From an optimization exercise on the open Yosys and OpenROAD flow, aimed at small area; shortcuts taken in it are not production practice. In this exercise RTL edits were held to simulation tests only and were not proved equivalent to the original. Some runs may be left out. An edit can pass the tests and still lose a function that they never use. Power is estimated from default activity; no workload was simulated.

File: design/flow/design.v
module VCR_SwArb(
    input clk, input reset,
    input [9:0] req,
    input [29:0] prio,
    input [9:0] rel,
    output [9:0] wg
);
  reg [3:0] ng;                  
  reg [9:0] pa0, pa1, pa2, pa3, pa4;
  wire [9:0] ngoh = 10'd1 << ng;
  wire lockedc = req[ng] & ~rel[ng];
  wire anyreq = |req;
  wire arb = anyreq & ~lockedc;
  wire [9:0] row = (|pa4) ? pa4 : (|pa3) ? pa3 : (|pa2) ? pa2 : (|pa1) ? pa1 : pa0;
  wire [10:0] sum0 = {1'b0, ~row} + {1'b0, ngoh[8:0], ngoh[9]};
  wire [9:0] sum1 = ~row + 10'd1;
  wire [9:0] win = (sum0[10] ? sum1 : sum0[9:0]) & row;
  assign wg = arb ? ((|win) ? win : ngoh) : (anyreq ? ngoh : 10'h200);
  reg [3:0] wgi;
  integer k;
  always @(*) begin
    wgi = 4'd0;
    for (k = 0; k < 10; k = k + 1) if (wg[k]) wgi = wgi | k[3:0];
  end
  always @(posedge clk) begin
    if (reset) begin
      ng <= 4'd9;
      pa0 <= 10'd0; pa1 <= 10'd0; pa2 <= 10'd0; pa3 <= 10'd0; pa4 <= 10'd0;
    end else begin
      if (anyreq) ng <= wgi;
      if (arb) for (k = 0; k < 10; k = k + 1) begin
        pa0[k] <= req[k] & (prio[3*k +: 3] == 3'd0);
        pa1[k] <= req[k] & (prio[3*k +: 3] == 3'd1);
        pa2[k] <= req[k] & (prio[3*k +: 3] == 3'd2);
        pa3[k] <= req[k] & (prio[3*k +: 3] == 3'd3);
        pa4[k] <= req[k] & (prio[3*k +: 3] == 3'd4);
      end
    end
  end
endmodule
module SimpleVCRouter_1(input clk, input reset,
    input [54:0] io_inChannels_4_flit_x,
    input  io_inChannels_4_flitValid,
    output io_inChannels_4_credit_1_grant,
    output io_inChannels_4_credit_0_grant,
    input [54:0] io_inChannels_3_flit_x,
    input  io_inChannels_3_flitValid,
    output io_inChannels_3_credit_1_grant,
    output io_inChannels_3_credit_0_grant,
    input [54:0] io_inChannels_2_flit_x,
    input  io_inChannels_2_flitValid,
    output io_inChannels_2_credit_1_grant,
    output io_inChannels_2_credit_0_grant,
    input [54:0] io_inChannels_1_flit_x,
    input  io_inChannels_1_flitValid,
    output io_inChannels_1_credit_1_grant,
    output io_inChannels_1_credit_0_grant,
    input [54:0] io_inChannels_0_flit_x,
    input  io_inChannels_0_flitValid,
    output io_inChannels_0_credit_1_grant,
    output io_inChannels_0_credit_0_grant,
    output[54:0] io_outChannels_4_flit_x,
    output io_outChannels_4_flitValid,
    input  io_outChannels_4_credit_1_grant,
    input  io_outChannels_4_credit_0_grant,
    output[54:0] io_outChannels_3_flit_x,
    output io_outChannels_3_flitValid,
    input  io_outChannels_3_credit_1_grant,
    input  io_outChannels_3_credit_0_grant,
    output[54:0] io_outChannels_2_flit_x,
    output io_outChannels_2_flitValid,
    input  io_outChannels_2_credit_1_grant,
    input  io_outChannels_2_credit_0_grant,
    output[54:0] io_outChannels_1_flit_x,
    output io_outChannels_1_flitValid,
    input  io_outChannels_1_credit_1_grant,
    input  io_outChannels_1_credit_0_grant,
    output[54:0] io_outChannels_0_flit_x,
    output io_outChannels_0_flitValid,
    input  io_outChannels_0_credit_1_grant,
    input  io_outChannels_0_credit_0_grant,
    output[31:0] io_counters_0_counterVal
);
  genvar gi, go;
  wire [55*5-1:0] inf = {io_inChannels_4_flit_x, io_inChannels_3_flit_x, io_inChannels_2_flit_x,
                         io_inChannels_1_flit_x, io_inChannels_0_flit_x};
  wire [4:0] inv = {io_inChannels_4_flitValid, io_inChannels_3_flitValid, io_inChannels_2_flitValid,
                    io_inChannels_1_flitValid, io_inChannels_0_flitValid};
  wire [7:0] ocred = {io_outChannels_3_credit_1_grant, io_outChannels_3_credit_0_grant,
                      io_outChannels_2_credit_1_grant, io_outChannels_2_credit_0_grant,
                      io_outChannels_1_credit_1_grant, io_outChannels_1_credit_0_grant,
                      io_outChannels_0_credit_1_grant, io_outChannels_0_credit_0_grant};
  reg rst_d;
  always @(posedge clk) rst_d <= reset;
  wire [9:0] QV, deq, T365, flitsTail, Rvc, Rrl, stge3, steq4;
  wire [19:0] Rroute;
  wire [29:0] Rprio;
  wire [54*10-1:0] QD;
  wire [39:0] wgs;             
  wire [7:0] C;                
  wire [7:0] Ostate2;          
  generate for (gi = 0; gi < 10; gi = gi + 1) begin : vc
    localparam P = gi / 2;
    localparam V = gi % 2;
    wire [54:0] f = inf[55*P +: 55];
    wire fvc = f[0] ? f[14] : f[37];
    wire fin = inv[P] & (fvc == V);
    reg [53:0] mem [0:15];
    reg [3:0] rd, wr;
    reg mf;
    wire pm = rd == wr;
    wire full = pm & mf;
    wire qv = ~(pm & ~mf);
    wire enq = fin & ~full;
    wire [15:0] rdoh = 16'd1 << rd;
    reg [53:0] qd;
    integer m;
    always @(*) begin
      qd = 54'd0;
      for (m = 0; m < 16; m = m + 1) qd = qd | (mem[m] & {54{rdoh[m]}});
    end
    wire [54:0] d = {qd[53:37], 1'b0, qd[36:0]};
    assign QD[54*gi +: 54] = qd;
    assign QV[gi] = qv;
    wire qh = d[0];
    wire qt = qh ? d[15] : d[38];
    reg [1:0] rf [0:15];
    reg [15:0] rfv;
    reg [3:0] rp, wp;
    wire [1:0] d0 = f[5:4];
    wire [1:0] xr = d0[1] ? 2'd1 : (d0[0] ? 2'd0 : 2'd2);
    wire [1:0] wroute = (xr != 2'd0) ? xr : ((f[7:6] != 2'd0) ? 2'd3 : f[9:8]);
    wire rfwe = fin & f[0] & ~rfv[wp];
    wire rv = (wp != rp) & (|rfv);
    wire [1:0] rr = rf[rp];
    reg [2:0] st;
    reg rvc, rdv, rrl;
    reg [1:0] rroute, vv;
    reg [2:0] rprio;
    reg [3:0] n;
    reg relq;
    assign Rvc[gi] = rvc;
    assign Rrl[gi] = rrl;
    assign Rroute[2*gi +: 2] = rroute;
    assign Rprio[3*gi +: 3] = rprio;
    assign stge3[gi] = st >= 3'd3;
    assign steq4[gi] = st == 3'd4;
    wire swg = wgs[10*rroute + gi];
    wire t365 = swg | (st == 3'd4);
    assign T365[gi] = t365;
    wire ca = C[2*rroute + rvc];
    wire dr = qh ? (rv & t365 & (st >= 3'd3) & ca) : (t365 & (st == 3'd4) & ca);
    wire dq = dr & qv;
    assign deq[gi] = dq;
    wire ft = qt & qv;
    assign flitsTail[gi] = ft;
    wire rinc = (st == 3'd4) & ft & ca;
    wire locked = (n[3:1] == {1'b0, vv}) & ~relq;
    wire [3:0] win = locked ? n : {1'b0, vv, (n == {1'b0, vv, 1'b0})};
    wire vcvalid = qv & (st >= 3'd2);
    integer k;
    always @(posedge clk) begin
      if (reset) begin
        rd <= 4'd0; wr <= 4'd0; mf <= 1'b0;
      end else begin
        if (dq) rd <= rd + 4'd1;
        if (enq) wr <= wr + 4'd1;
        if (enq != dq) mf <= enq;
      end
      if (enq) mem[wr] <= {f[54:38], f[36:0]};
      if (reset) begin
        rp <= 4'd0; wp <= 4'd0; rfv <= 16'd0;
        for (k = 0; k < 16; k = k + 1) rf[k] <= 2'd2;
      end else begin
        if (rfwe) begin wp <= wp + 4'd1; rf[wp] <= wroute; end
        if (rinc) rp <= rp + 4'd1;
        for (k = 0; k < 16; k = k + 1)
          if (rinc && rp == k) rfv[k] <= 1'b0;
          else if (rfwe && wp == k) rfv[k] <= 1'b1;
      end
      vv <= rr;
      n <= reset ? 4'd9 : win;
      relq <= ft & C[win[2:0]] & Ostate2[win[2:0]];
      if (reset) begin
        st <= 3'd0; rvc <= 1'b0; rdv <= 1'b0; rroute <= 2'd0; rprio <= 3'd0; rrl <= 1'b1;
      end else begin
        rdv <= qv;
        rroute <= rr;
        rrl <= rinc;
        if (qh & rv) rprio <= d[3:1];
        if ((st == 3'd2) & vcvalid) rvc <= win[0];
        case (st)
          3'd0: if (qv) st <= 3'd1;
          3'd1: if (rdv) st <= 3'd2;
          3'd2: if (vcvalid) st <= 3'd3;
          3'd3: if (swg) st <= 3'd4;
          3'd4: st <= ca ? (ft ? 3'd0 : 3'd4) : 3'd5;
          3'd5: if (ca) st <= 3'd4;
          default: ;
        endcase
      end
    end
  end endgenerate
  assign {io_inChannels_4_credit_1_grant, io_inChannels_4_credit_0_grant,
          io_inChannels_3_credit_1_grant, io_inChannels_3_credit_0_grant,
          io_inChannels_2_credit_1_grant, io_inChannels_2_credit_0_grant,
          io_inChannels_1_credit_1_grant, io_inChannels_1_credit_0_grant,
          io_inChannels_0_credit_1_grant, io_inChannels_0_credit_0_grant} = deq;
  assign io_counters_0_counterVal = {31'd0, T365[9]};
  wire [55*4-1:0] ofl;
  wire [3:0] ovl;
  generate for (go = 0; go < 4; go = go + 1) begin : op
    wire [9:0] req, rel, wg;
    integer k;
    genvar gk;
    for (gk = 0; gk < 10; gk = gk + 1) begin : rq
      assign req[gk] = ~rst_d & (Rroute[2*gk +: 2] == go) & stge3[gk];
      assign rel[gk] = Rrl[gk] & steq4[gk];
    end
    VCR_SwArb arb(.clk(clk), .reset(reset), .req(req), .prio(Rprio), .rel(rel), .wg(wg));
    assign wgs[10*go +: 10] = wg;
    wire [9:0] sel = wg & {10{~reset}};
    reg [53:0] sd;
    reg snv;
    reg vo;
    always @(*) begin
      sd = 54'd0; snv = 1'b0; vo = 1'b0;
      for (k = 0; k < 10; k = k + 1) begin
        sd = sd | (QD[54*k +: 54] & {54{sel[k]}});
        snv = snv | (Rvc[k] & sel[k]);
        vo = vo | ((Rroute[2*k +: 2] == go) & deq[k]);
      end
    end
    wire [54:0] dd = {sd[53:37], 1'b0, sd[36:0]};
    wire [54:0] nf = dd[0] ? {23'd0, dd[31:15], snv, dd[13:4], 3'd0, 1'b1}
                           : {dd[54:38], snv, dd[36:1], 1'b0};
    reg [54:0] oreg;
    reg vreg;
    always @(posedge clk) begin
      oreg <= nf;
      vreg <= vo;
    end
    assign ofl[55*go +: 55] = oreg;
    assign ovl[go] = vreg;
    reg [4:0] cc0, cc1;
    wire cons0 = vo & ~snv;
    wire cons1 = vo & snv;
    wire in0 = ocred[2*go];
    wire in1 = ocred[2*go+1];
    always @(posedge clk) begin
      if (reset) begin cc0 <= 5'd16; cc1 <= 5'd16; end
      else begin
        if (cc0 == 5'd16) cc0 <= cc0 - {4'd0, cons0};
        else if (cc0 > 5'd1) cc0 <= cc0 + {4'd0, in0} - {4'd0, cons0};
        else cc0 <= cc0 + {4'd0, in0};
        if (cc1 == 5'd16) cc1 <= cc1 - {4'd0, cons1};
        else if (cc1 > 5'd1) cc1 <= cc1 + {4'd0, in1} - {4'd0, cons1};
        else cc1 <= cc1 + {4'd0, in1};
      end
    end
    assign C[2*go] = cc0 > 5'd1;
    assign C[2*go+1] = cc1 > 5'd1;
    reg [1:0] os;
    wire oc = snv ? C[2*go+1] : C[2*go];
    always @(posedge clk) begin
      if (reset) os <= 2'd0;
      else case (os)
        2'd0: if (vo & oc) os <= 2'd1;
        2'd1: os <= 2'd2;
        2'd2: os <= (vo & oc) ? 2'd2 : (vo ? 2'd3 : 2'd0);
        2'd3: if (oc) os <= 2'd2;
      endcase
    end
    assign Ostate2[2*go] = os == 2'd2;
    assign Ostate2[2*go+1] = os == 2'd2;
  end endgenerate
  assign io_outChannels_0_flit_x = ofl[54:0];
  assign io_outChannels_1_flit_x = ofl[109:55];
  assign io_outChannels_2_flit_x = ofl[164:110];
  assign io_outChannels_3_flit_x = ofl[219:165];
  assign io_outChannels_4_flit_x = 55'd0;
  assign io_outChannels_0_flitValid = ovl[0];
  assign io_outChannels_1_flitValid = ovl[1];
  assign io_outChannels_2_flitValid = ovl[2];
  assign io_outChannels_3_flitValid = ovl[3];
  assign io_outChannels_4_flitValid = 1'b0;
endmodule
File: design/flow/run.sh
#!/bin/bash
# synth_recipe.tcl (not shown) runs the flow's synth.tcl, then flattens the netlist and writes it again
# the make line also repeats each setting of config.mk as NAME=value (left out here)
make -C /OpenROAD-flow-scripts/flow DESIGN_CONFIG=/design/flow/config.mk WORK_HOME=/design/flow/orfs CLKGATE_MAP_FILE= SYNTH_SCRIPT=/design/flow/synth_recipe.tcl finish
File: design/flow/constraint.sdc
create_clock -name core_clock -period 16.0 [get_ports {clk}]
set_input_delay 3.2000 -clock core_clock [delete_from_list [all_inputs] [get_ports {clk}]]
set_output_delay 3.2000 -clock core_clock [all_outputs]
set_load 0.01 [all_outputs]
File: design/flow/config.mk
export PLATFORM = sky130hd
export DESIGN_NAME = SimpleVCRouter_1
export DESIGN_NICKNAME = SimpleVCRouter_1
export VERILOG_FILES = /design/flow/design.v
export SDC_FILE = /design/flow/constraint.sdc
export NUM_CORES = 8
export LEC_CHECK = 0
export CAP_MARGIN = 20
export CORE_MARGIN = 2
export CORE_UTILIZATION = 30
export PLACE_DENSITY = 0.5
export SLEW_MARGIN = 20
Run 1, the metal 4 layer:
Scale bar: 200 um. Cells faint in the background.
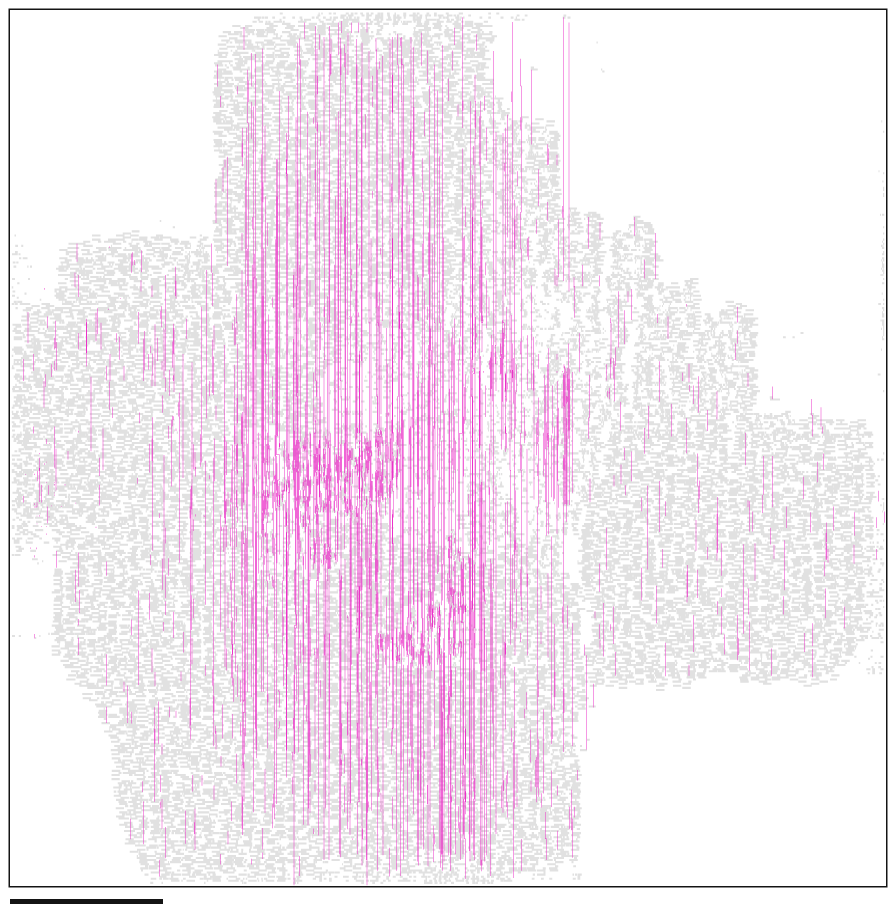
longest straight run = 706 um
nets with wire on the layer = 968

Run 1, placement by cell class:
Scale bar: 200 um.
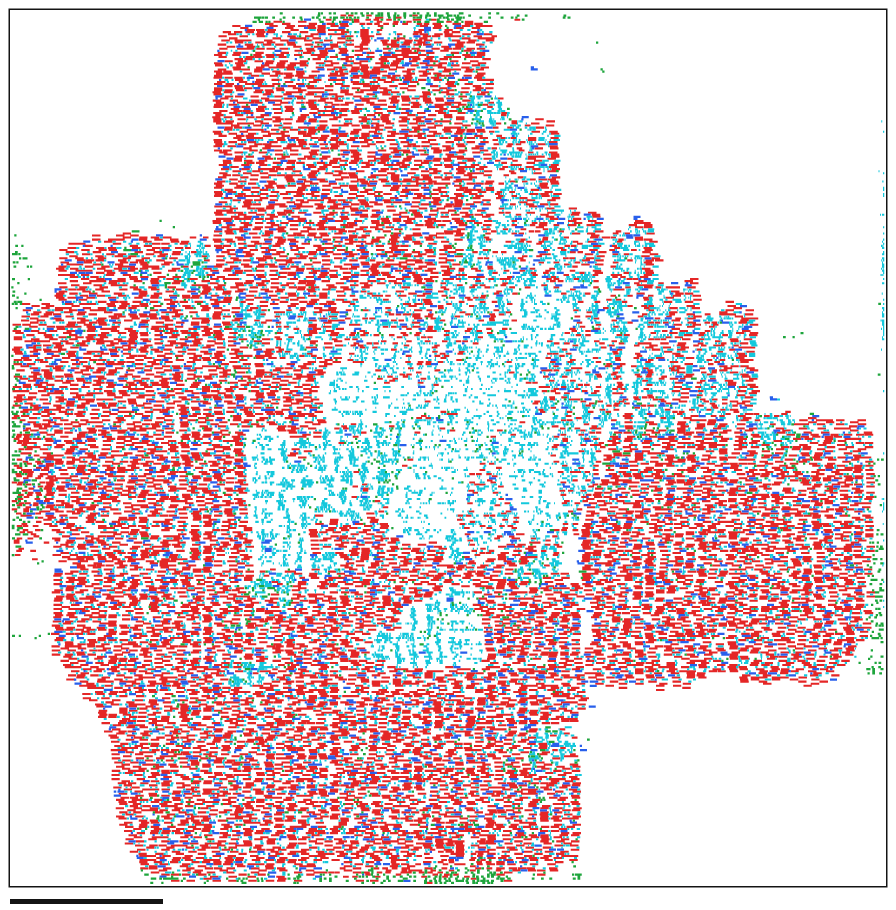
remaining buffers and delay cells -> green  # cells 1751, share of their area 3.3%
registers -> red  # cells 9999, share of their area 66%
clock drivers and dummy loads -> blue  # cells 2002, share of their area 8.1%
remaining logic cells -> cyan  # cells 13407, share of their area 23%

Run 1, floorplan with the power grid:
Pins as bars on the die edge. Tap cells in gray.
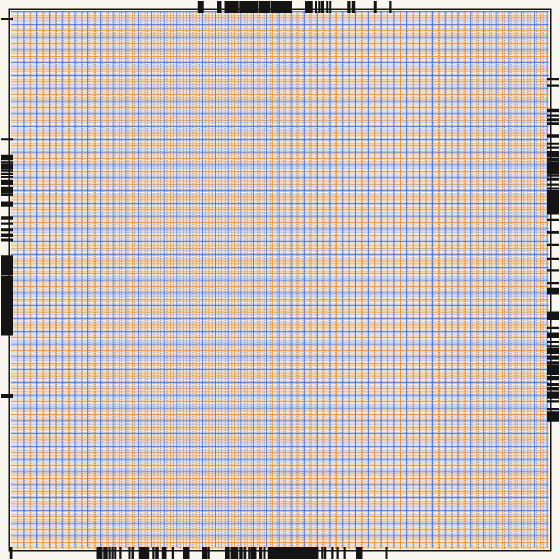
VSS -> orange
VDD -> blue
tap cells = 17302
met4 straps = 84
met1 rails = 421

-- run 1: power by group --
group          switching, mW  total, mW  internal [mW]
Clock                   10.6       25.4           14.8
Sequential             0.157       28.8           28.7
Combinational           2.25       2.90          0.645
Total                   13.1       57.1           44.1
-- run 1: worst min path at each step --
stage                                             start                             to  slack, ns
after floorplan           op[2].arb.pa0[7]$_SDFFE_PP0P_  op[2].arb.pa0[7]$_SDFFE_PP0P_       0.45
after global placement         op[0].os[0]$_SDFFE_PP0P_       op[0].os[1]$_SDFFE_PP0P_       0.47
after detailed placement  op[1].arb.pa0[1]$_SDFFE_PP0P_  op[1].arb.pa0[1]$_SDFFE_PP0P_       0.48
after CTS                           vc[6].vv[1]$_DFF_P_          vc[6].n[2]$_SDFF_PP0_       0.48
after global routing                vc[6].vv[1]$_DFF_P_          vc[6].n[2]$_SDFF_PP0_       0.51
final                     op[1].arb.pa0[1]$_SDFFE_PP0P_  op[1].arb.pa0[1]$_SDFFE_PP0P_       0.49
-- run 1: cell type report --
cell class	instances	area, um2
fillers	124000	843000
multi-input cells	13100	98000
inverters	273	1040
flip-flops and latches	9999	290000
diodes	1169	2930
clock inverters	523	4080
clock buffers	1479	31400
repair buffers	1751	14600
well taps	17300	21600
-- run 1: metal layers --
layer  share of wire  global-route usage  vias to the layer above
met5         0.00074             0.00602                        -
met1            0.39               0.308                   136000
li1                -                   -                   106000
met2            0.43               0.366                    15000
met4           0.074               0.155                       88
met3            0.11              0.0817                     3384
-- run 1: sequential cells by signal, summed over array words and instances (netlist names), 30 cells and up, named ones only --
signal	cells
vc.st	30
vc.rf	320
op.arb.pa4	40
vc.wr	40
vc.n	40
vc.rp	40
vc.rfv	160
vc.mem	8640
op.arb.pa1	40
vc.rd	40
vc.rprio	30
op.oreg	220
op.arb.pa3	40
op.arb.pa2	40
op.arb.pa0	40
vc.wp	40
-- run 1: critical path, stage by stage, from the launching register on --
cell	delay [ns]
dfxtp_1	0.33
nor4_1	0.52
nand3_1	0.43
a211oi_1	0.50
o21bai_1	0.20
inv_1	0.20
ha_1	0.24
inv_1	0.08
fa_1	0.46
nor2b_1	0.24
o2111ai_1	0.18
and3_1	0.26
nor2_1	0.67
nand3_1	0.14
o31ai_1	0.85
nor4b_4	0.14
a31oi_1	0.62
o221ai_1	0.41
nand4bb_1	0.28
o21ba_2	0.78
inv_2	0.56
clkdlybuf4s50_1	0.90
==> run notes, run 1 <==
- The power per unit of standard cell area is approximately 120 nW/um2.
- Of the post-synthesis cell area, the dominant cell type holds 0.685.
- The library cell used as clock root buffer is clkbuf_16.
- After detailed routing, the total wire length is roughly 1700 mm.
- OpenSTA, run right after detailed placement, puts the worst setup slack at 4.35 ns.
- The reg2reg setup slack is 5.40 ns.
- The count of port buffers added during placement is ~520.
- For this run, the number of Yosys warnings is 2.
- In the final layout, the share of cells above drive strength 1 is 0.174.
- Of the total synthesized cell area, the portion taken by full adders, half adders and majority gates is 0.00887.
- The number of distinct library cell variants in the gate-level netlist after synthesis is about 120.
- The commonest cells after synthesis are edfxtp_1, a22oi_1, clkbuf_1.
- The final max-slew violation count is 0.
- The number of nets in the final layout is 26900.
- In the routed layout, each cell is associated on average with a via count of 5.70.
- The worst setup path is of the register to output pin kind.
- The run finished with no timing, DRC or antenna violations.
- Of the available clock period, the critical path in the final layout requires 0.844.
- Clock tree synthesis found a total of 9999 sinks.
- The sequential-to-total area share from yosys stat is 0.738.
- The smallest clock period supported by the final layout is computed as around 14 ns.
- For this run, the top clock speed supported by timing is 0.0740 GHz.
- For this run, the share of the core covered by cells in the final layout is 0.355.
- The top cell types in the final layout, fill and taps aside, are edfxtp_1, a22oi_1, clkbuf_16.
- The last weighted congestion value of the routability-driven placer is 0.971.
- Of the total synthesized cell area, the portion taken by XOR and XNOR cells is 0.00606.
## Run 2: what changed since run 1
--- a/design/flow/design.v
+++ b/design/flow/design.v
@@ -3,13 +3,23 @@
     input [9:0] req,
     input [29:0] prio,
-    input [9:0] rel,
     output [9:0] wg
 );
   reg [3:0] ng;                  
-  reg [9:0] pa0, pa1, pa2, pa3, pa4;
+  reg [2:0] pc [0:9];
   wire [9:0] ngoh = 10'd1 << ng;
-  wire lockedc = req[ng] & ~rel[ng];
+  wire lockedc = req[ng];
   wire anyreq = |req;
   wire arb = anyreq & ~lockedc;
+  reg [9:0] pa0, pa1, pa2, pa3, pa4;
+  integer k;
+  always @(*) begin
+    for (k = 0; k < 10; k = k + 1) begin
+      pa0[k] = pc[k] == 3'd1;
+      pa1[k] = pc[k] == 3'd2;
+      pa2[k] = pc[k] == 3'd3;
+      pa3[k] = pc[k] == 3'd4;
+      pa4[k] = pc[k] == 3'd5;
+    end
+  end
   wire [9:0] row = (|pa4) ? pa4 : (|pa3) ? pa3 : (|pa2) ? pa2 : (|pa1) ? pa1 : pa0;
   wire [10:0] sum0 = {1'b0, ~row} + {1'b0, ngoh[8:0], ngoh[9]};
@@ -18,5 +28,4 @@
   assign wg = arb ? ((|win) ? win : ngoh) : (anyreq ? ngoh : 10'h200);
   reg [3:0] wgi;
-  integer k;
   always @(*) begin
     wgi = 4'd0;
@@ -26,14 +35,9 @@
     if (reset) begin
       ng <= 4'd9;
-      pa0 <= 10'd0; pa1 <= 10'd0; pa2 <= 10'd0; pa3 <= 10'd0; pa4 <= 10'd0;
+      for (k = 0; k < 10; k = k + 1) pc[k] <= 3'd0;
     end else begin
       if (anyreq) ng <= wgi;
-      if (arb) for (k = 0; k < 10; k = k + 1) begin
-        pa0[k] <= req[k] & (prio[3*k +: 3] == 3'd0);
-        pa1[k] <= req[k] & (prio[3*k +: 3] == 3'd1);
-        pa2[k] <= req[k] & (prio[3*k +: 3] == 3'd2);
-        pa3[k] <= req[k] & (prio[3*k +: 3] == 3'd3);
-        pa4[k] <= req[k] & (prio[3*k +: 3] == 3'd4);
-      end
+      if (arb) for (k = 0; k < 10; k = k + 1)
+        pc[k] <= (req[k] && prio[3*k +: 3] <= 3'd4) ? prio[3*k +: 3] + 3'd1 : 3'd0;
     end
   end
@@ -93,5 +97,5 @@
   reg rst_d;
   always @(posedge clk) rst_d <= reset;
-  wire [9:0] QV, deq, T365, flitsTail, Rvc, Rrl, stge3, steq4;
+  wire [9:0] QV, deq, T365, flitsTail, Rvc, stge3;
   wire [19:0] Rroute;
   wire [29:0] Rprio;
@@ -135,5 +139,5 @@
     wire [1:0] rr = rf[rp];
     reg [2:0] st;
-    reg rvc, rdv, rrl;
+    reg rvc, rdv;
     reg [1:0] rroute, vv;
     reg [2:0] rprio;
@@ -141,9 +145,7 @@
     reg relq;
     assign Rvc[gi] = rvc;
-    assign Rrl[gi] = rrl;
     assign Rroute[2*gi +: 2] = rroute;
     assign Rprio[3*gi +: 3] = rprio;
     assign stge3[gi] = st >= 3'd3;
-    assign steq4[gi] = st == 3'd4;
     wire swg = wgs[10*rroute + gi];
     wire t365 = swg | (st == 3'd4);
@@ -183,9 +185,8 @@
       relq <= ft & C[win[2:0]] & Ostate2[win[2:0]];
       if (reset) begin
-        st <= 3'd0; rvc <= 1'b0; rdv <= 1'b0; rroute <= 2'd0; rprio <= 3'd0; rrl <= 1'b1;
+        st <= 3'd0; rvc <= 1'b0; rdv <= 1'b0; rroute <= 2'd0; rprio <= 3'd0;
       end else begin
         rdv <= qv;
         rroute <= rr;
-        rrl <= rinc;
         if (qh & rv) rprio <= d[3:1];
         if ((st == 3'd2) & vcvalid) rvc <= win[0];
@@ -211,12 +212,11 @@
   wire [3:0] ovl;
   generate for (go = 0; go < 4; go = go + 1) begin : op
-    wire [9:0] req, rel, wg;
+    wire [9:0] req, wg;
     integer k;
     genvar gk;
     for (gk = 0; gk < 10; gk = gk + 1) begin : rq
       assign req[gk] = ~rst_d & (Rroute[2*gk +: 2] == go) & stge3[gk];
-      assign rel[gk] = Rrl[gk] & steq4[gk];
-    end
-    VCR_SwArb arb(.clk(clk), .reset(reset), .req(req), .prio(Rprio), .rel(rel), .wg(wg));
+    end
+    VCR_SwArb arb(.clk(clk), .reset(reset), .req(req), .prio(Rprio), .wg(wg));
     assign wgs[10*go +: 10] = wg;
     wire [9:0] sel = wg & {10{~reset}};
==> design/flow/flow/run.sh (new file) <==
#!/bin/bash
# Layout flow: the standard synthesis, then an area re-mapping of its combinational
# logic (registers untouched), then the standard layout steps from floorplan on,
# with the CTS run without dummy loads and the ports buffered with buf_1 cells.
set -euo pipefail
W=$(pwd)
R=$W/orfs/results/$FLOW_PLATFORM/SimpleVCRouter_1/base
bash standard.sh $R/1_2_yosys.v > $W/flow_synth.log 2>&1
cp $R/1_2_yosys.v $W/standard_synth.v
REMAP_LIB=$FLOW_HOME/platforms/$FLOW_PLATFORM/lib/sky130_fd_sc_hd__tt_025C_1v80.lib \
REMAP_TOP=$FLOW_TOP REMAP_IN=$W/standard_synth.v REMAP_OUT=$W/remapped.v \
REMAP_STAT=$W/remap_stat.txt \
  yosys -c $W/flow/remap.tcl > $W/flow_remap.log 2>&1
cp $W/remapped.v $R/1_2_yosys.v
rm -f $R/1_synth.odb $R/1_synth.sdc
bash standard.sh \
  "CTS_ARGS=-sink_clustering_enable -repair_clock_nets -sink_clustering_size 26 -sink_clustering_max_diameter 85 -dont_use_dummy_load" \
  "BUFFER_PORTS_ARGS=-buffer_cell sky130_fd_sc_hd__buf_1" \
  finish > $W/flow_layout.log 2>&1
==> design/flow/flow/remap.tcl (new file) <==
# Re-map the combinational logic of the standard synthesis netlist for area.
# Registers and tie cells stay as they are: same instances, names and cell types.
yosys -import
set lib $::env(REMAP_LIB)
set top $::env(REMAP_TOP)
read_liberty -ignore_miss_func $lib
read_verilog -defer $::env(REMAP_IN)
hierarchy -top $top
foreach m [split [string trim [tee -q -s result.string select -list-mod sky130_fd_sc_hd__*]] "\n"] {
  if {[regexp {^sky130_fd_sc_hd__(df|edf|sdf|dl|conb|sdl|dfb|dfr|dfs)} $m]} {
    setattr -mod -set keep_hierarchy 1 $m
  }
}
flatten
opt_clean -purge
set du {}
foreach c {sky130_fd_sc_hd__lpflow_bleeder_1 sky130_fd_sc_hd__lpflow_clkbufkapwr_1 sky130_fd_sc_hd__lpflow_clkbufkapwr_16 sky130_fd_sc_hd__lpflow_clkbufkapwr_2 sky130_fd_sc_hd__lpflow_clkbufkapwr_4 sky130_fd_sc_hd__lpflow_clkbufkapwr_8 sky130_fd_sc_hd__lpflow_clkinvkapwr_1 sky130_fd_sc_hd__lpflow_clkinvkapwr_16 sky130_fd_sc_hd__lpflow_clkinvkapwr_2 sky130_fd_sc_hd__lpflow_clkinvkapwr_4 sky130_fd_sc_hd__lpflow_clkinvkapwr_8 sky130_fd_sc_hd__lpflow_decapkapwr_12 sky130_fd_sc_hd__lpflow_decapkapwr_3 sky130_fd_sc_hd__lpflow_decapkapwr_4 sky130_fd_sc_hd__lpflow_decapkapwr_6 sky130_fd_sc_hd__lpflow_decapkapwr_8 sky130_fd_sc_hd__lpflow_inputiso0n_1 sky130_fd_sc_hd__lpflow_inputiso0p_1 sky130_fd_sc_hd__lpflow_inputiso1n_1 sky130_fd_sc_hd__lpflow_inputiso1p_1 sky130_fd_sc_hd__lpflow_inputisolatch_1 sky130_fd_sc_hd__lpflow_isobufsrc_1 sky130_fd_sc_hd__lpflow_isobufsrc_16 sky130_fd_sc_hd__lpflow_isobufsrc_2 sky130_fd_sc_hd__lpflow_isobufsrc_4 sky130_fd_sc_hd__lpflow_isobufsrc_8 sky130_fd_sc_hd__lpflow_isobufsrckapwr_16 sky130_fd_sc_hd__lpflow_lsbuf_lh_hl_isowell_tap_1 sky130_fd_sc_hd__lpflow_lsbuf_lh_hl_isowell_tap_2 sky130_fd_sc_hd__lpflow_lsbuf_lh_hl_isowell_tap_4 sky130_fd_sc_hd__lpflow_lsbuf_lh_isowell_4 sky130_fd_sc_hd__lpflow_lsbuf_lh_isowell_tap_1 sky130_fd_sc_hd__lpflow_lsbuf_lh_isowell_tap_2 sky130_fd_sc_hd__lpflow_lsbuf_lh_isowell_tap_4 sky130_fd_sc_hd__probe_p_8 sky130_fd_sc_hd__probec_p_8 } { lappend du -dont_use $c }
abc -liberty $lib {*}$du -D 16000
opt_clean -purge
hilomap -singleton -hicell sky130_fd_sc_hd__conb_1 HI -locell sky130_fd_sc_hd__conb_1 LO
splitnets
opt_clean -purge
tee -o $::env(REMAP_STAT) stat -liberty $lib $top
select $top
write_verilog -noattr -nohex -nodec -selected $::env(REMAP_OUT)
==> design/flow/standard.sh (new file) <==
#!/bin/bash
# synth_recipe.tcl (not shown) runs the flow's synth.tcl, then flattens the netlist and writes it again
# the make line also repeats each setting of config.mk as NAME=value (left out here)
make -C /OpenROAD-flow-scripts/flow DESIGN_CONFIG=/design/flow/config.mk WORK_HOME=/design/flow/orfs CLKGATE_MAP_FILE= SYNTH_SCRIPT=/design/flow/synth_recipe.tcl "${@:-finish}"
--- a/design/flow/config.mk
+++ b/design/flow/config.mk
@@ -8,5 +8,5 @@
 export CAP_MARGIN = 20
 export CORE_MARGIN = 2
-export CORE_UTILIZATION = 30
-export PLACE_DENSITY = 0.5
+export CORE_UTILIZATION = 40
+export PLACE_DENSITY = 0.55
 export SLEW_MARGIN = 20
removed: design/flow/run.sh
Run 2, the metal 4 layer:
Scale bar: 200 um. Cells faint in the background.
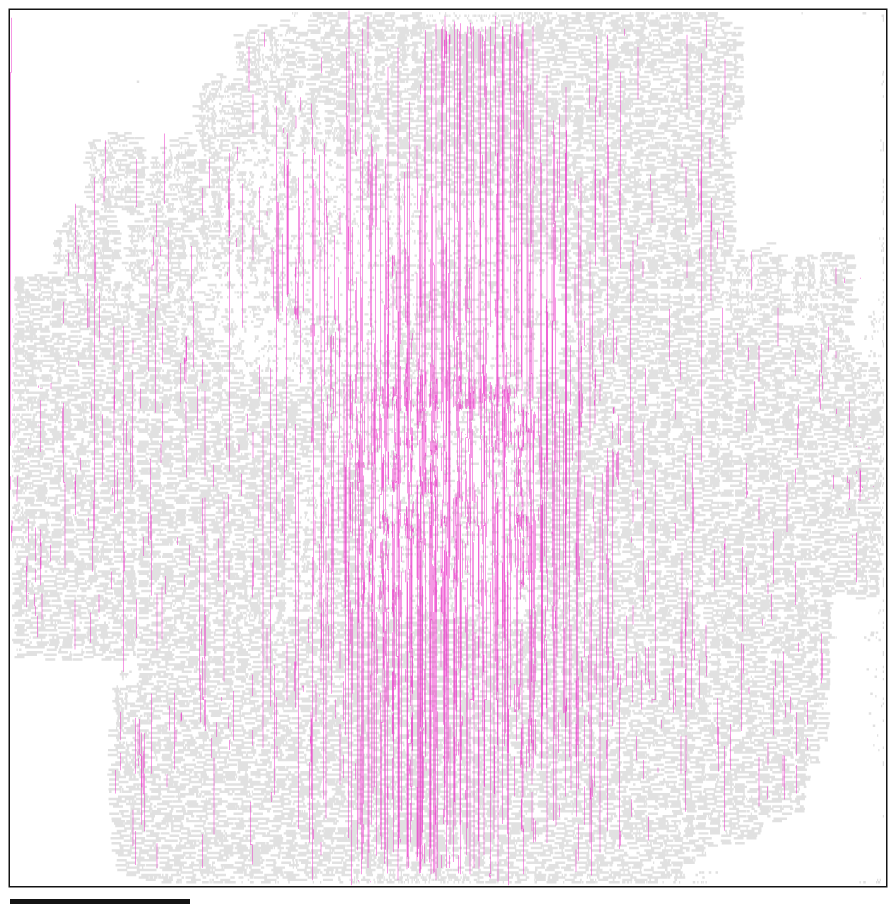
share of all routed wire = 7.0%
wire length on this layer = 111 mm

Run 2, floorplan with the power grid:
Pins as bars on the die edge. Tap cells in gray.
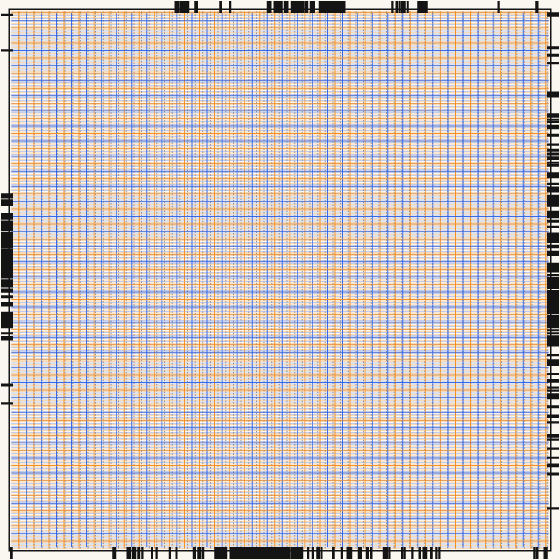
VDD -> blue
VSS -> orange
met1 rails = 357
signal pins = 614
met5 straps = 71

==> run 2 against run 1 <==
Compared with the run above:
- via count is 1.5% lower
- still clean
- die area down 28%
- clock skew grew 0.037 ns
- final area fell by 8.8%
- final cell count down 14%
- count of clock-buffer cells in the layout is 991 lower
- first-iteration DRC count is 11% higher
- largest cell class unchanged
==> run notes, run 2 <==
- The largest registers in the layout are vc.mem x8640, vc.rf x320, op.oreg x220.
- The setup slack at placement came to 2.91 ns (-1.44 ns).
- The routed length on met3 came to 201 mm (+9.8%).
- The count of port buffers added during placement was 524 (unchanged).
- The register containing the most flip-flops in the final layout is vc.mem.
- The post-route met1 wirelength is 602 mm (-7.7%).
- The number of nets in the final layout is 26400 (-2.0%).
- The power per unit of standard cell area is 109 nW/um2 (-11%).
- The sink count of the clock tree came to 9909 (-0.90%).
- The count of synthesis-stage warnings from yosys is 3 (+1).
- The number of vias per cell after detailed routing is 6.54 (+15%).
- The area taken by flip-flops and latches is 288000 um2 (-0.62%).
- Traced cell by cell, the critical path runs through nand3b_1 -> nand2_1 -> or4_1 -> nor2_1 -> a211oi_1 -> o31ai_1 -> a221oi_1 -> o311ai_0 -> a311oi_1 -> o31a_1 -> o211ai_1 -> o21ai_0 -> o211a_1 -> or4_1 -> nor4_1 -> a32o_1 -> clkinv_1 -> nand3_1 -> a41oi_2 -> nor2_1 -> buf_1.
- The cell with the largest stage delay on the worst path is nor4_1.
- The layout filler cell count is 82800 (-33%).
- The number of buffer and inverter instances along the worst setup path came to 2 (-2).
- The final max-slew violation count came to 0 (unchanged).
- The number of flip-flops in the largest register is 8640 (unchanged).
- The upper clock frequency limit came to 0.0690 GHz (-6.7%).
- The utilization after layout came to 0.451 (+0.0959).
- The library cell used as clock root buffer is clkbuf_16.
- The top routing layer in use is met5.
- The met2 wire length is 682 mm (-6.7%).
- The setup path with the least slack is of type register to output pin.
- The run finished with no timing, DRC or antenna violations.
- The fraction of layout instances using a drive strength above 1 is 0.105 (-0.0686).
- The biggest cell delay along the critical path is 0.76 ns (-0.14 ns).
- The area of the multi-input gates is 91100 um2 (-7.1%).
- The last weighted congestion value of the routability-driven placer came to 0.991 (+2.1%).
Run 2, placement by cell class:
Scale bar: 200 um.
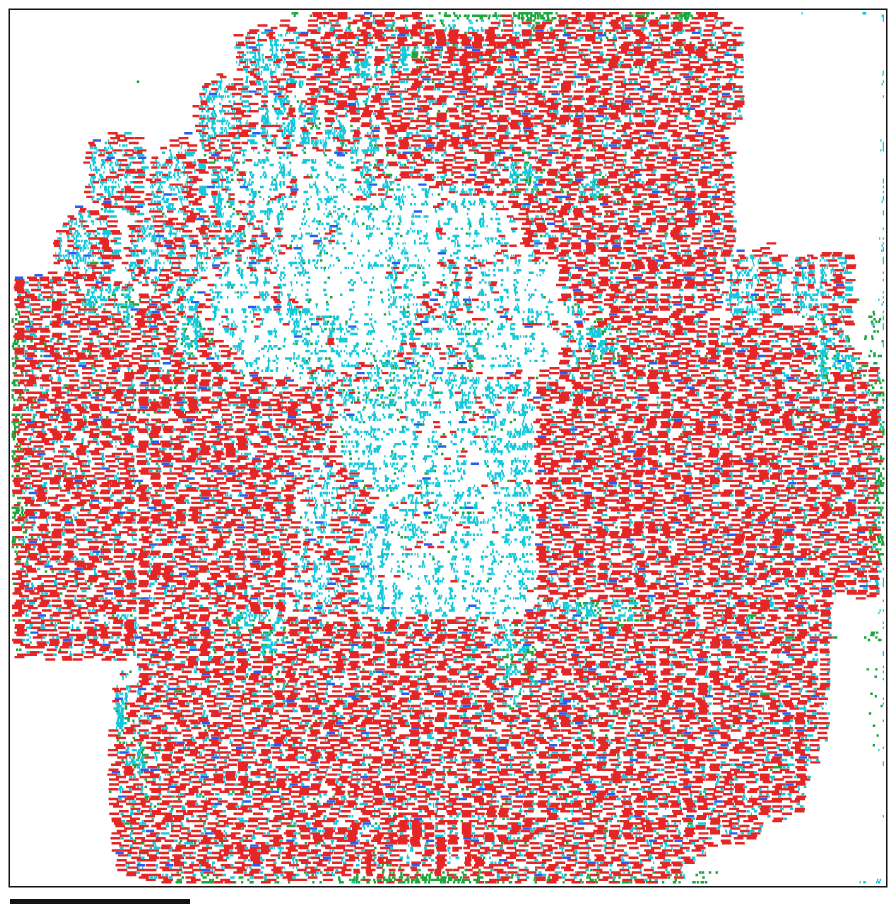
remaining logic cells -> cyan  # cells 13768, share of their area 23%
clock-net drivers -> blue  # cells 488, share of their area 3.0%
registers -> red  # cells 9909, share of their area 71%
remaining buffers and delay cells -> green  # cells 1905, share of their area 3.2%

Run 2, zoomed window:
Scale bar: 5 um. Region (720, 720) to (740, 740) um. Cells in gray, sequential cells in the stronger gray; small squares are vias.
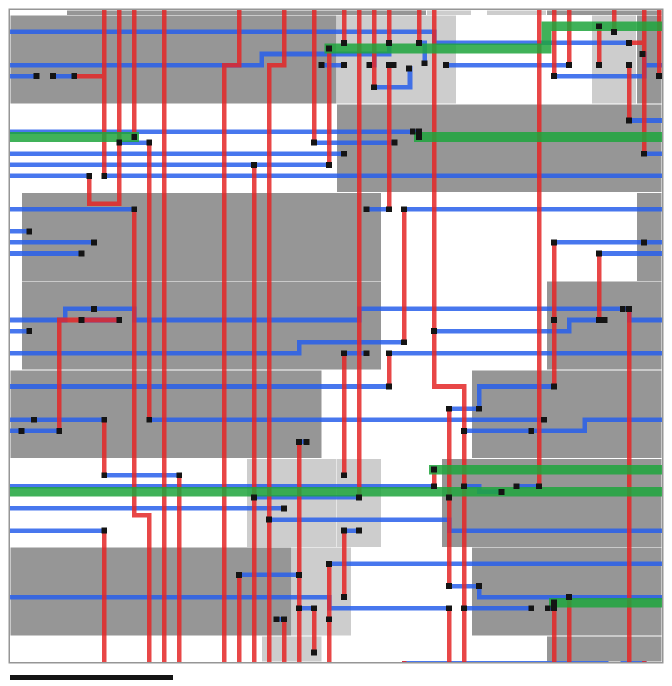
M3 -> green
M2 -> red
M1 -> blue
netlist names of flops here include = `vc.mem` (9)
cells with their middle in the window = 14
most frequent = edfxtp_1 (9)
sequential cells in the window = 9

[run 2: area by class of cell]
class                   count  share of cell area
inverters                 353             0.00315
flip-flops and latches   9909               0.681
well taps               12500              0.0371
multi-input cells       13400               0.215
diodes                    631             0.00373
repair buffers           1905              0.0305
clock buffers             488              0.0289
[run 2: worst paths after layout]
check,from,end,slack (ns),cells past startpoint
setup / recovery,op[3].arb.pc[9][2]$_SDFFE_PP0P_,io_inChannels_2_credit_1_grant,1.52,21
hold reg to reg,vc[0].vv[1]$_DFF_P_,vc[0].n[2]$_SDFF_PP0_,0.39,2
hold / removal,vc[0].vv[1]$_DFF_P_,vc[0].n[2]$_SDFF_PP0_,0.39,2
setup reg to reg,op[3].arb.pc[9][2]$_SDFFE_PP0P_,op[1].cc1[4]$_SDFF_PP1_,4.43,25
[run 2: per-stage QoR]
stage / std cells / hold WS [ns]
global placement: 38100 / 0.466
finish: 39200 / 0.390
detailed placement: 38100 / 0.461
floorplan: 23700 / 0.435
global route: 39100 / 0.422
CTS: 38600 / 0.405
[run 2: layer usage]
layer  up-vias  track usage
met2     16700        0.476
met1    133000        0.429
li1     103000            -
met5         -     0.000400
met3      2844        0.102
met4        64        0.187
[run 2: power by group]
part,switching [mW],total (mW),leakage (nW),internal [mW]
Sequential,0.504,29.0,88.3,28.5
Clock,7.98,13.4,6.02,5.41
Combinational,2.94,3.79,34.2,0.856
Total,11.4,46.2,129,34.8
[run 2: worst reg2reg max path, delay by kind of cell, from the launching register on]
kind / cells / cell delay, ns
AO/OA/AOI/OAI: 14 / 6.07
XOR/XNOR: 1 / 0.09
buffers and inverters: 1 / 0.64
flip-flops: 1 / 0.45
multiplexers: 1 / 0.29
AND/OR/NAND/NOR: 8 / 3.88
## Run 3: what changed since run 2
--- a/design/flow/design.v
+++ b/design/flow/design.v
@@ -2,5 +2,5 @@
     input clk, input reset,
     input [9:0] req,
-    input [29:0] prio,
+    input [29:0] prio,             
     output [9:0] wg
 );
@@ -23,7 +23,8 @@
   end
   wire [9:0] row = (|pa4) ? pa4 : (|pa3) ? pa3 : (|pa2) ? pa2 : (|pa1) ? pa1 : pa0;
-  wire [10:0] sum0 = {1'b0, ~row} + {1'b0, ngoh[8:0], ngoh[9]};
-  wire [9:0] sum1 = ~row + 10'd1;
-  wire [9:0] win = (sum0[10] ? sum1 : sum0[9:0]) & row;
+  wire [9:0] above = ~((ngoh << 1) - 10'd1) & ~ngoh;
+  wire [9:0] hi = row & above;
+  wire [9:0] src = (|hi) ? hi : row;
+  wire [9:0] win = src & (~src + 10'd1);
   assign wg = arb ? ((|win) ? win : ngoh) : (anyreq ? ngoh : 10'h200);
   reg [3:0] wgi;
@@ -39,5 +40,5 @@
       if (anyreq) ng <= wgi;
       if (arb) for (k = 0; k < 10; k = k + 1)
-        pc[k] <= (req[k] && prio[3*k +: 3] <= 3'd4) ? prio[3*k +: 3] + 3'd1 : 3'd0;
+        pc[k] <= req[k] ? prio[3*k +: 3] : 3'd0;
     end
   end
@@ -95,6 +96,4 @@
                       io_outChannels_1_credit_1_grant, io_outChannels_1_credit_0_grant,
                       io_outChannels_0_credit_1_grant, io_outChannels_0_credit_0_grant};
-  reg rst_d;
-  always @(posedge clk) rst_d <= reset;
   wire [9:0] QV, deq, T365, flitsTail, Rvc, stge3;
   wire [19:0] Rroute;
@@ -140,5 +139,5 @@
     reg [2:0] st;
     reg rvc, rdv;
-    reg [1:0] rroute, vv;
+    reg [1:0] rroute;
     reg [2:0] rprio;
     reg [3:0] n;
@@ -158,4 +157,5 @@
     assign flitsTail[gi] = ft;
     wire rinc = (st == 3'd4) & ft & ca;
+    wire [1:0] vv = rroute;
     wire locked = (n[3:1] == {1'b0, vv}) & ~relq;
     wire [3:0] win = locked ? n : {1'b0, vv, (n == {1'b0, vv, 1'b0})};
@@ -181,13 +181,12 @@
           else if (rfwe && wp == k) rfv[k] <= 1'b1;
       end
-      vv <= rr;
       n <= reset ? 4'd9 : win;
+      rdv <= qv;
+      rroute <= rr;
       relq <= ft & C[win[2:0]] & Ostate2[win[2:0]];
       if (reset) begin
-        st <= 3'd0; rvc <= 1'b0; rdv <= 1'b0; rroute <= 2'd0; rprio <= 3'd0;
+        st <= 3'd0; rvc <= 1'b0; rprio <= 3'd1;
       end else begin
-        rdv <= qv;
-        rroute <= rr;
-        if (qh & rv) rprio <= d[3:1];
+        if (qh & rv) rprio <= (d[3:1] <= 3'd4) ? d[3:1] + 3'd1 : 3'd0;
         if ((st == 3'd2) & vcvalid) rvc <= win[0];
         case (st)
@@ -216,5 +215,5 @@
     genvar gk;
     for (gk = 0; gk < 10; gk = gk + 1) begin : rq
-      assign req[gk] = ~rst_d & (Rroute[2*gk +: 2] == go) & stge3[gk];
+      assign req[gk] = (Rroute[2*gk +: 2] == go) & stge3[gk];
     end
     VCR_SwArb arb(.clk(clk), .reset(reset), .req(req), .prio(Rprio), .wg(wg));
==> design/flow/flow/run.sh (replaced) <==
#!/bin/bash
# Layout flow: the standard synthesis, then an area re-mapping of its combinational
# logic (registers untouched, ABC with deep synthesis), then the standard layout steps from floorplan on,
# with the CTS run without dummy loads and the ports buffered with buf_1 cells.
set -euo pipefail
W=$(pwd)
R=$W/orfs/results/$FLOW_PLATFORM/SimpleVCRouter_1/base
bash standard.sh $R/1_2_yosys.v > $W/flow_synth.log 2>&1
cp $R/1_2_yosys.v $W/standard_synth.v
REMAP_LIB=$FLOW_HOME/platforms/$FLOW_PLATFORM/lib/sky130_fd_sc_hd__tt_025C_1v80.lib \
REMAP_TOP=$FLOW_TOP REMAP_IN=$W/standard_synth.v REMAP_OUT=$W/remapped.v \
REMAP_STAT=$W/remap_stat.txt REMAP_ABC=$W/flow/remap.abc \
  yosys -c $W/flow/remap.tcl > $W/flow_remap.log 2>&1
cp $W/remapped.v $R/1_2_yosys.v
rm -f $R/1_synth.odb $R/1_synth.sdc
bash standard.sh \
  "CTS_ARGS=-sink_clustering_enable -repair_clock_nets -sink_clustering_size 28 -sink_clustering_max_diameter 95 -dont_use_dummy_load" \
  "BUFFER_PORTS_ARGS=-buffer_cell sky130_fd_sc_hd__buf_1" \
  finish > $W/flow_layout.log 2>&1
==> design/flow/flow/remap.abc (new file) <==
strash; &get -n; &deepsyn -T 120; &put; dch -f; &get -n; &nf -R 1000 {D}; &put
--- a/design/flow/flow/remap.tcl
+++ b/design/flow/flow/remap.tcl
@@ -16,5 +16,5 @@
 set du {}
 foreach c {sky130_fd_sc_hd__lpflow_bleeder_1 sky130_fd_sc_hd__lpflow_clkbufkapwr_1 sky130_fd_sc_hd__lpflow_clkbufkapwr_16 sky130_fd_sc_hd__lpflow_clkbufkapwr_2 sky130_fd_sc_hd__lpflow_clkbufkapwr_4 sky130_fd_sc_hd__lpflow_clkbufkapwr_8 sky130_fd_sc_hd__lpflow_clkinvkapwr_1 sky130_fd_sc_hd__lpflow_clkinvkapwr_16 sky130_fd_sc_hd__lpflow_clkinvkapwr_2 sky130_fd_sc_hd__lpflow_clkinvkapwr_4 sky130_fd_sc_hd__lpflow_clkinvkapwr_8 sky130_fd_sc_hd__lpflow_decapkapwr_12 sky130_fd_sc_hd__lpflow_decapkapwr_3 sky130_fd_sc_hd__lpflow_decapkapwr_4 sky130_fd_sc_hd__lpflow_decapkapwr_6 sky130_fd_sc_hd__lpflow_decapkapwr_8 sky130_fd_sc_hd__lpflow_inputiso0n_1 sky130_fd_sc_hd__lpflow_inputiso0p_1 sky130_fd_sc_hd__lpflow_inputiso1n_1 sky130_fd_sc_hd__lpflow_inputiso1p_1 sky130_fd_sc_hd__lpflow_inputisolatch_1 sky130_fd_sc_hd__lpflow_isobufsrc_1 sky130_fd_sc_hd__lpflow_isobufsrc_16 sky130_fd_sc_hd__lpflow_isobufsrc_2 sky130_fd_sc_hd__lpflow_isobufsrc_4 sky130_fd_sc_hd__lpflow_isobufsrc_8 sky130_fd_sc_hd__lpflow_isobufsrckapwr_16 sky130_fd_sc_hd__lpflow_lsbuf_lh_hl_isowell_tap_1 sky130_fd_sc_hd__lpflow_lsbuf_lh_hl_isowell_tap_2 sky130_fd_sc_hd__lpflow_lsbuf_lh_hl_isowell_tap_4 sky130_fd_sc_hd__lpflow_lsbuf_lh_isowell_4 sky130_fd_sc_hd__lpflow_lsbuf_lh_isowell_tap_1 sky130_fd_sc_hd__lpflow_lsbuf_lh_isowell_tap_2 sky130_fd_sc_hd__lpflow_lsbuf_lh_isowell_tap_4 sky130_fd_sc_hd__probe_p_8 sky130_fd_sc_hd__probec_p_8 } { lappend du -dont_use $c }
-abc -liberty $lib {*}$du -D 16000
+abc -liberty $lib {*}$du -D 16000 -script $::env(REMAP_ABC)
 opt_clean -purge
 hilomap -singleton -hicell sky130_fd_sc_hd__conb_1 HI -locell sky130_fd_sc_hd__conb_1 LO
--- a/design/flow/config.mk
+++ b/design/flow/config.mk
@@ -8,5 +8,5 @@
 export CAP_MARGIN = 20
 export CORE_MARGIN = 2
-export CORE_UTILIZATION = 40
-export PLACE_DENSITY = 0.55
+export CORE_UTILIZATION = 45
+export PLACE_DENSITY = 0.65
 export SLEW_MARGIN = 20
Run 3, floorplan with the power grid:
Pins as bars on the die edge. Tap cells in gray.
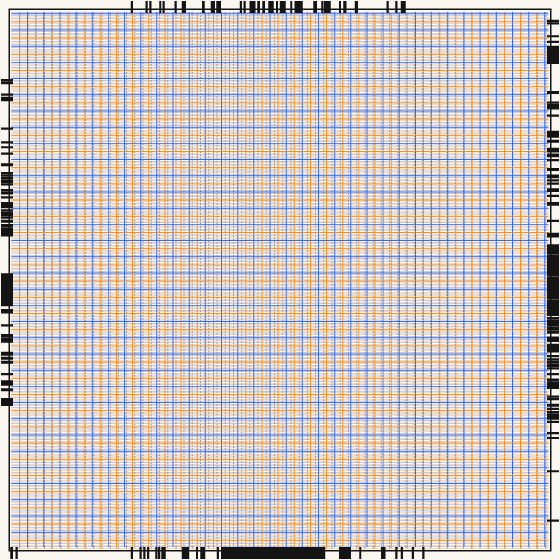
VDD -> blue
VSS -> orange
met4 straps = 66
met1 rails = 332
met5 straps = 66

Run 3, zoomed window:
Scale bar: 5 um. Region (670, 670) to (690, 690) um. Cells in gray, sequential cells in the stronger gray; small squares are vias.
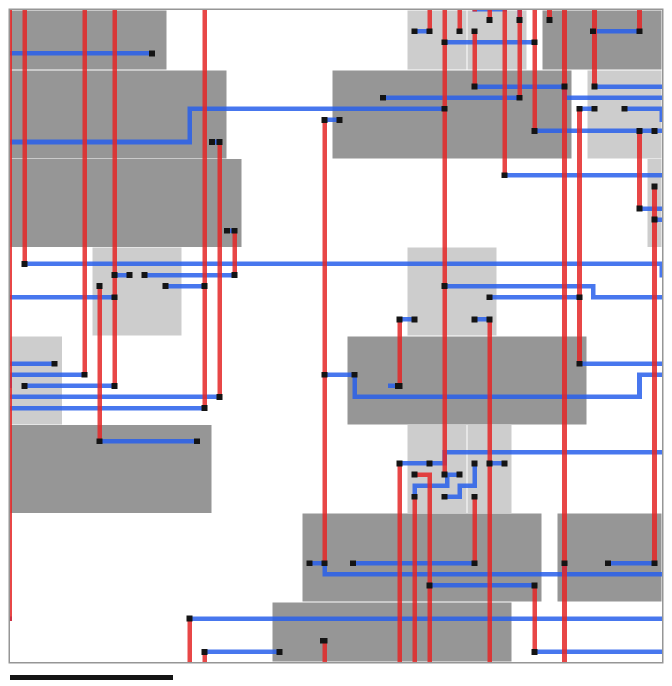
M2 -> red
M1 -> blue
sequential cells in the window = 7
most frequent = dfxtp_1 (4), edfxtp_1 (3), o21ai_0 (2)
cells with their middle in the window = 14
netlist names of flops here include = `vc.rp` (3), `vc.rf` (3)

Run 3, the metal 4 layer:
Scale bar: 200 um. Cells faint in the background.
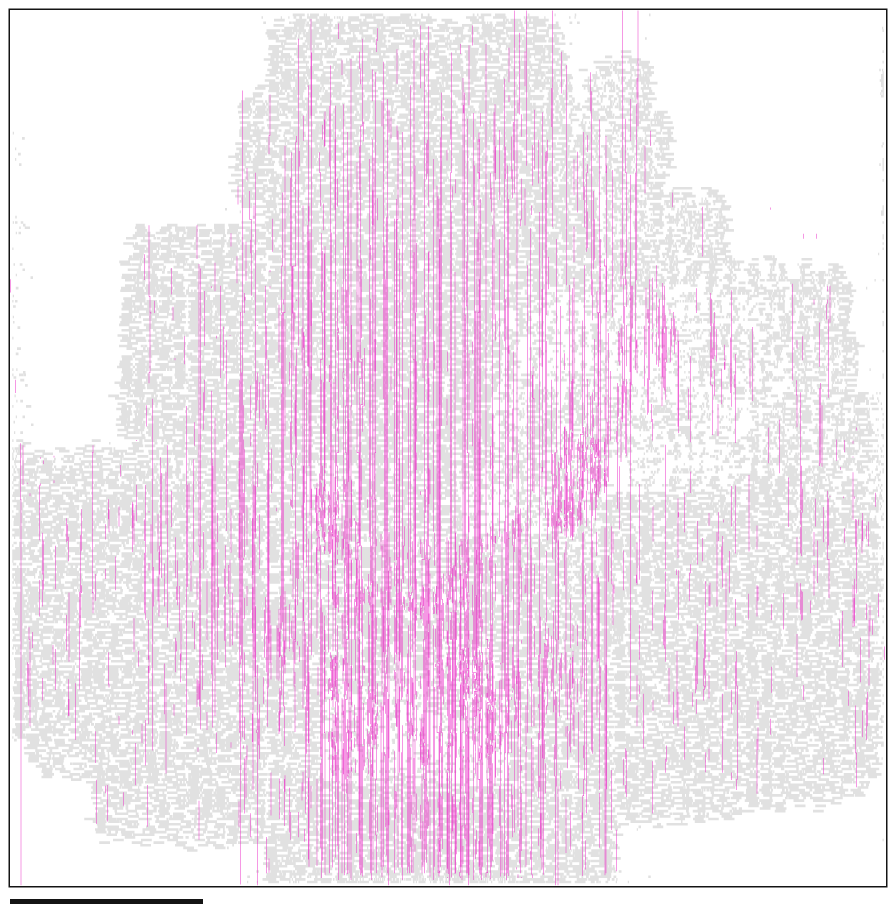
longest straight run = 669 um
share of all routed wire = 8.1%

Run 3, placement by cell class:
Scale bar: 200 um.
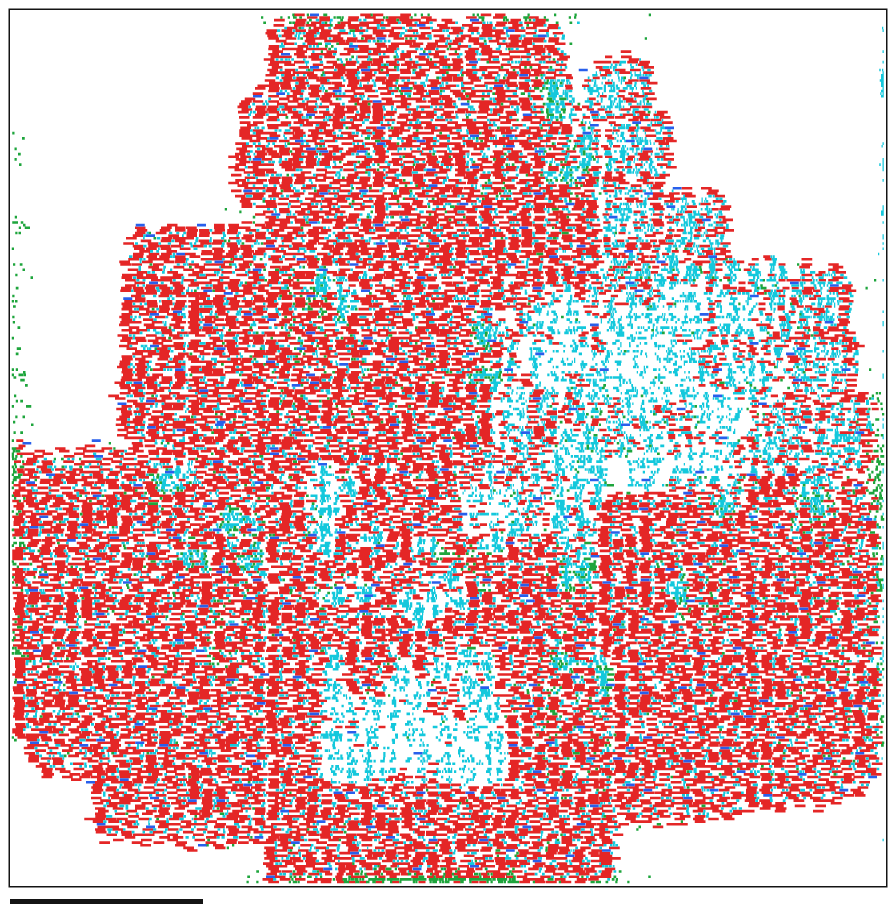
remaining buffers and delay cells -> green  # cells 1703, share of their area 2.9%
clock-net drivers -> blue  # cells 413, share of their area 2.6%
registers -> red  # cells 9848, share of their area 73%
remaining logic cells -> cyan  # cells 12625, share of their area 21%

==> run 3 against run 2 <==
Compared with the run above:
- core utilization rose by 4.9 points
- via count fell by 2.8%
- sequential share of layout area rose by 2.6 points
- clock skew rose by 0.036 ns
- final area fell by 4.1%
- worst hold slack improved by 0.099 ns
- non-clock buffer count fell by 202
- routed wire length fell by 9.9%
- die area fell by 13%
- first-iteration DRC count fell by 0.29%
- largest cell class unchanged
==> run notes, run 3 <==
- The number of buffer and inverter instances along the worst setup path came to 3 (+1).
- The switching power as a share of total power is 0.231 (-0.0166).
- The initial antenna violation count came to 194.
- The count of synthesis-stage warnings from yosys is 3 (unchanged).
- The number of vias per cell after detailed routing is 7.01 (+7.2%).
- The critical path data required time is 12.80 ns.
- In the final layout, the registers with the most flip-flops are vc.mem x8640, vc.rf x320, op.oreg x220.
- The power per unit of standard cell area came to 108 nW/um2 (-1.4%).
- The overall die height is 907 um.
- The layout filler cell count is 67100 (-19%).
- The register containing the most flip-flops in the final layout is vc.mem.
- The gate count of the mapped netlist is 22400.
- Clock-pin slew was measured on the worst setup and hold paths at 0.11 ns.
- IR analysis of the VDD net gives a maximum drop of around 120 uV.
- The run finished with no timing, DRC or antenna violations.
- The final max-slew violation count is 0 (unchanged).
- TritonCTS built the clock tree.
- The power share of the clock group came to 0.279 (-0.011).
- The number of rows in the core area is 331.
- The internal power summed over all cells was 33.6 mW (-3.4%).
- The upper clock frequency limit is 0.0848 GHz (+23%).
- For this block, the routed nets add up to 1440 mm of wire.
- The number of nets in the final layout is 24900 (-5.6%).
- In the layout the commonest cells are edfxtp_1, a22oi_1, nor2_1.
- The signal on the critical path passes through nor2b_1 -> a2111oi_0 -> nand2_1 -> nor4_1 -> a21boi_0 -> buf_4 -> a21oi_1 -> o31ai_1 -> nor2_1 -> clkinv_1 -> a2bb2oi_1 -> nor2_1 -> and2_0 -> o21ai_0 -> o21ai_0 -> o41ai_1 -> nand2_1 -> or2_0 -> o22ai_1 -> and2_0 -> o21ai_0 -> and3_1 -> o21ai_2 -> buf_1.
- The fraction of layout instances using a drive strength above 1 is 0.0909 (-0.0145).
- Gates resized during post-CTS repair numbered 0.
- The critical path data arrival time is between 8 and 9 ns.
- The net switching power figure is 10.1 mW (-12%).
- The count of port buffers added during placement is 524 (unchanged).
- The number of flip-flops in the largest register was 8640 (unchanged).
- The first global-routing pass estimated between 1500 and 2000 mm of wire.
- The part of the total power dissipated in sequential elements is 0.656 (+0.028).
- STA classifies the critical path endpoint as an output pin.
- The count of final setup violators is 0.
- The cell with the largest stage delay on the worst path is o41ai_1.
- The setup slack at placement was 5.49 ns (+2.58 ns).
- Clock tree synthesis selected as its root buffer the cell clkbuf_16.
- The last weighted congestion value of the routability-driven placer is 1.02 (+3.0%).
- The worst path needs 11.80 ns of the cycle, external delays included.
- The combinational power share came to 0.065 (-0.017).
- The critical path class is register to output pin.
- The worst hold slack across all endpoints is 0.489 ns (+0.0987 ns).
- The core box area is 812000 um2.
- The sink count of the clock tree is 9848 (-0.62%).
- The worst slew margin relative to its limit is 0.0608.
- The biggest cell delay along the critical path was 0.75 ns (about the same).
run 3: cell count changes in the layout (fill, tap and decap cells not counted), moves of 141 or more:
cell      previous run  this run
a22oi_1            831      3007
a222oi_1          1255        47
nand2_1           1434       711
mux2i_1            623        22
a22o_1             163       757
o21ai_0            977       402
a21oi_1            904       419
diode_2            631       162
nand3_1            457       793
a221oi_1           417       723
buf_4             1343      1132
clkinv_1           352       142
mux2_1             153         2
nand4_1            267       408
run 3: cell type report:
cell class	count	area, um2	share of cell area
Antenna cell	162	405	0.00100
Tap cell	10800	13500	0.0334
Inverter	143	544	0.00134
Sequential cell	9848	287000	0.707
Clock buffer	413	10300	0.0255
Timing Repair Buffer	1703	11300	0.0279
Multi-Input combinational cell	12500	82600	0.204
run 3: metrics by stage:
| step | instances | util | total power, mW |
|---|---|---|---|
| floorplan | 22500 | - | 30.0 |
| CTS | 35400 | 0.498 | 43.4 |
| global route | 35500 | 0.499 | 44.4 |
| detailed placement | 35000 | 0.486 | 31.8 |
| global placement | 35000 | 0.485 | 31.8 |
| finish | 35600 | 0.499 | 43.7 |
run 3: tightest hold or removal path: cells and delay by family (launching register included):
kind / cells / cell delay [ns]
AOI/OAI and AO/OA: 1 / 0.06
DFF: 1 / 0.34
buffers and inverters: 1 / 0.05
run 3: path summary, 6_finish.rpt:
kind | end | slack, ns | cells after the start | start
max | io_inChannels_2_credit_0_grant | 4.20 | 24 | op[3].arb.pc[0][1]$_SDFFE_PP0P_
min | op[2].os[0]$_SDFFE_PP0P_ | 0.49 | 2 | op[2].os[1]$_SDFFE_PP0P_
max reg2reg | op[1].cc0[3]$_SDFF_PP0_ | 6.99 | 33 | op[2].arb.pc[1][1]$_SDFFE_PP0P_
min reg2reg | op[2].os[0]$_SDFFE_PP0P_ | 0.49 | 2 | op[2].os[1]$_SDFFE_PP0P_
run 3: metal layers:
metal	up-vias	global-route usage	share of wire
li1	98600	-	-
met1	127000	0.431	0.35
met2	19700	0.485	0.42
met3	3759	0.129	0.15
met4	82	0.211	0.081
met5	-	0.00370	0.00080
run 3: power by group through the flow:
stage               registers (mW)  logic [mW]  clock network (mW)
CTS                           28.6        2.63                12.2
floorplan                     29.1       0.935                   0
global route                  28.7        2.86                12.9
detailed placement            29.2        2.62                   0
finish                        28.6        2.83                12.2
global placement              29.2        2.58                   0

## static timing again, ports no longer ideal
The flow's constraints put no driver on any port. The routed layouts listed below were extracted and timed again, unchanged, in two steps. Step 1, drivers: a clkbuf_16 drives clk and a buf_2 each remaining input, both assumed. Step 2 also shifts input and output timing later by t, the mid clock arrival at the registers, as if the neighbouring blocks saw the same clock. Three values: ideal, step 1, step 2; two values: the first two.
run | shift t [ns] | setup WS [ns] | latest minus earliest clock arrival (ns) | worst data-port slew with drivers (ns)
run 1 | 1.382 | 2.489 / 2.312 / 3.695 | 0.214 / 0.215 | 0.50
run 2 | 1.276 | 1.516 / 1.357 / 2.634 | 0.218 / 0.217 | 0.43
run 3 | 1.241 | 4.201 / 4.041 / 5.282 | 0.292 / 0.292 | 0.37
After both steps every run listed still meets setup and hold.
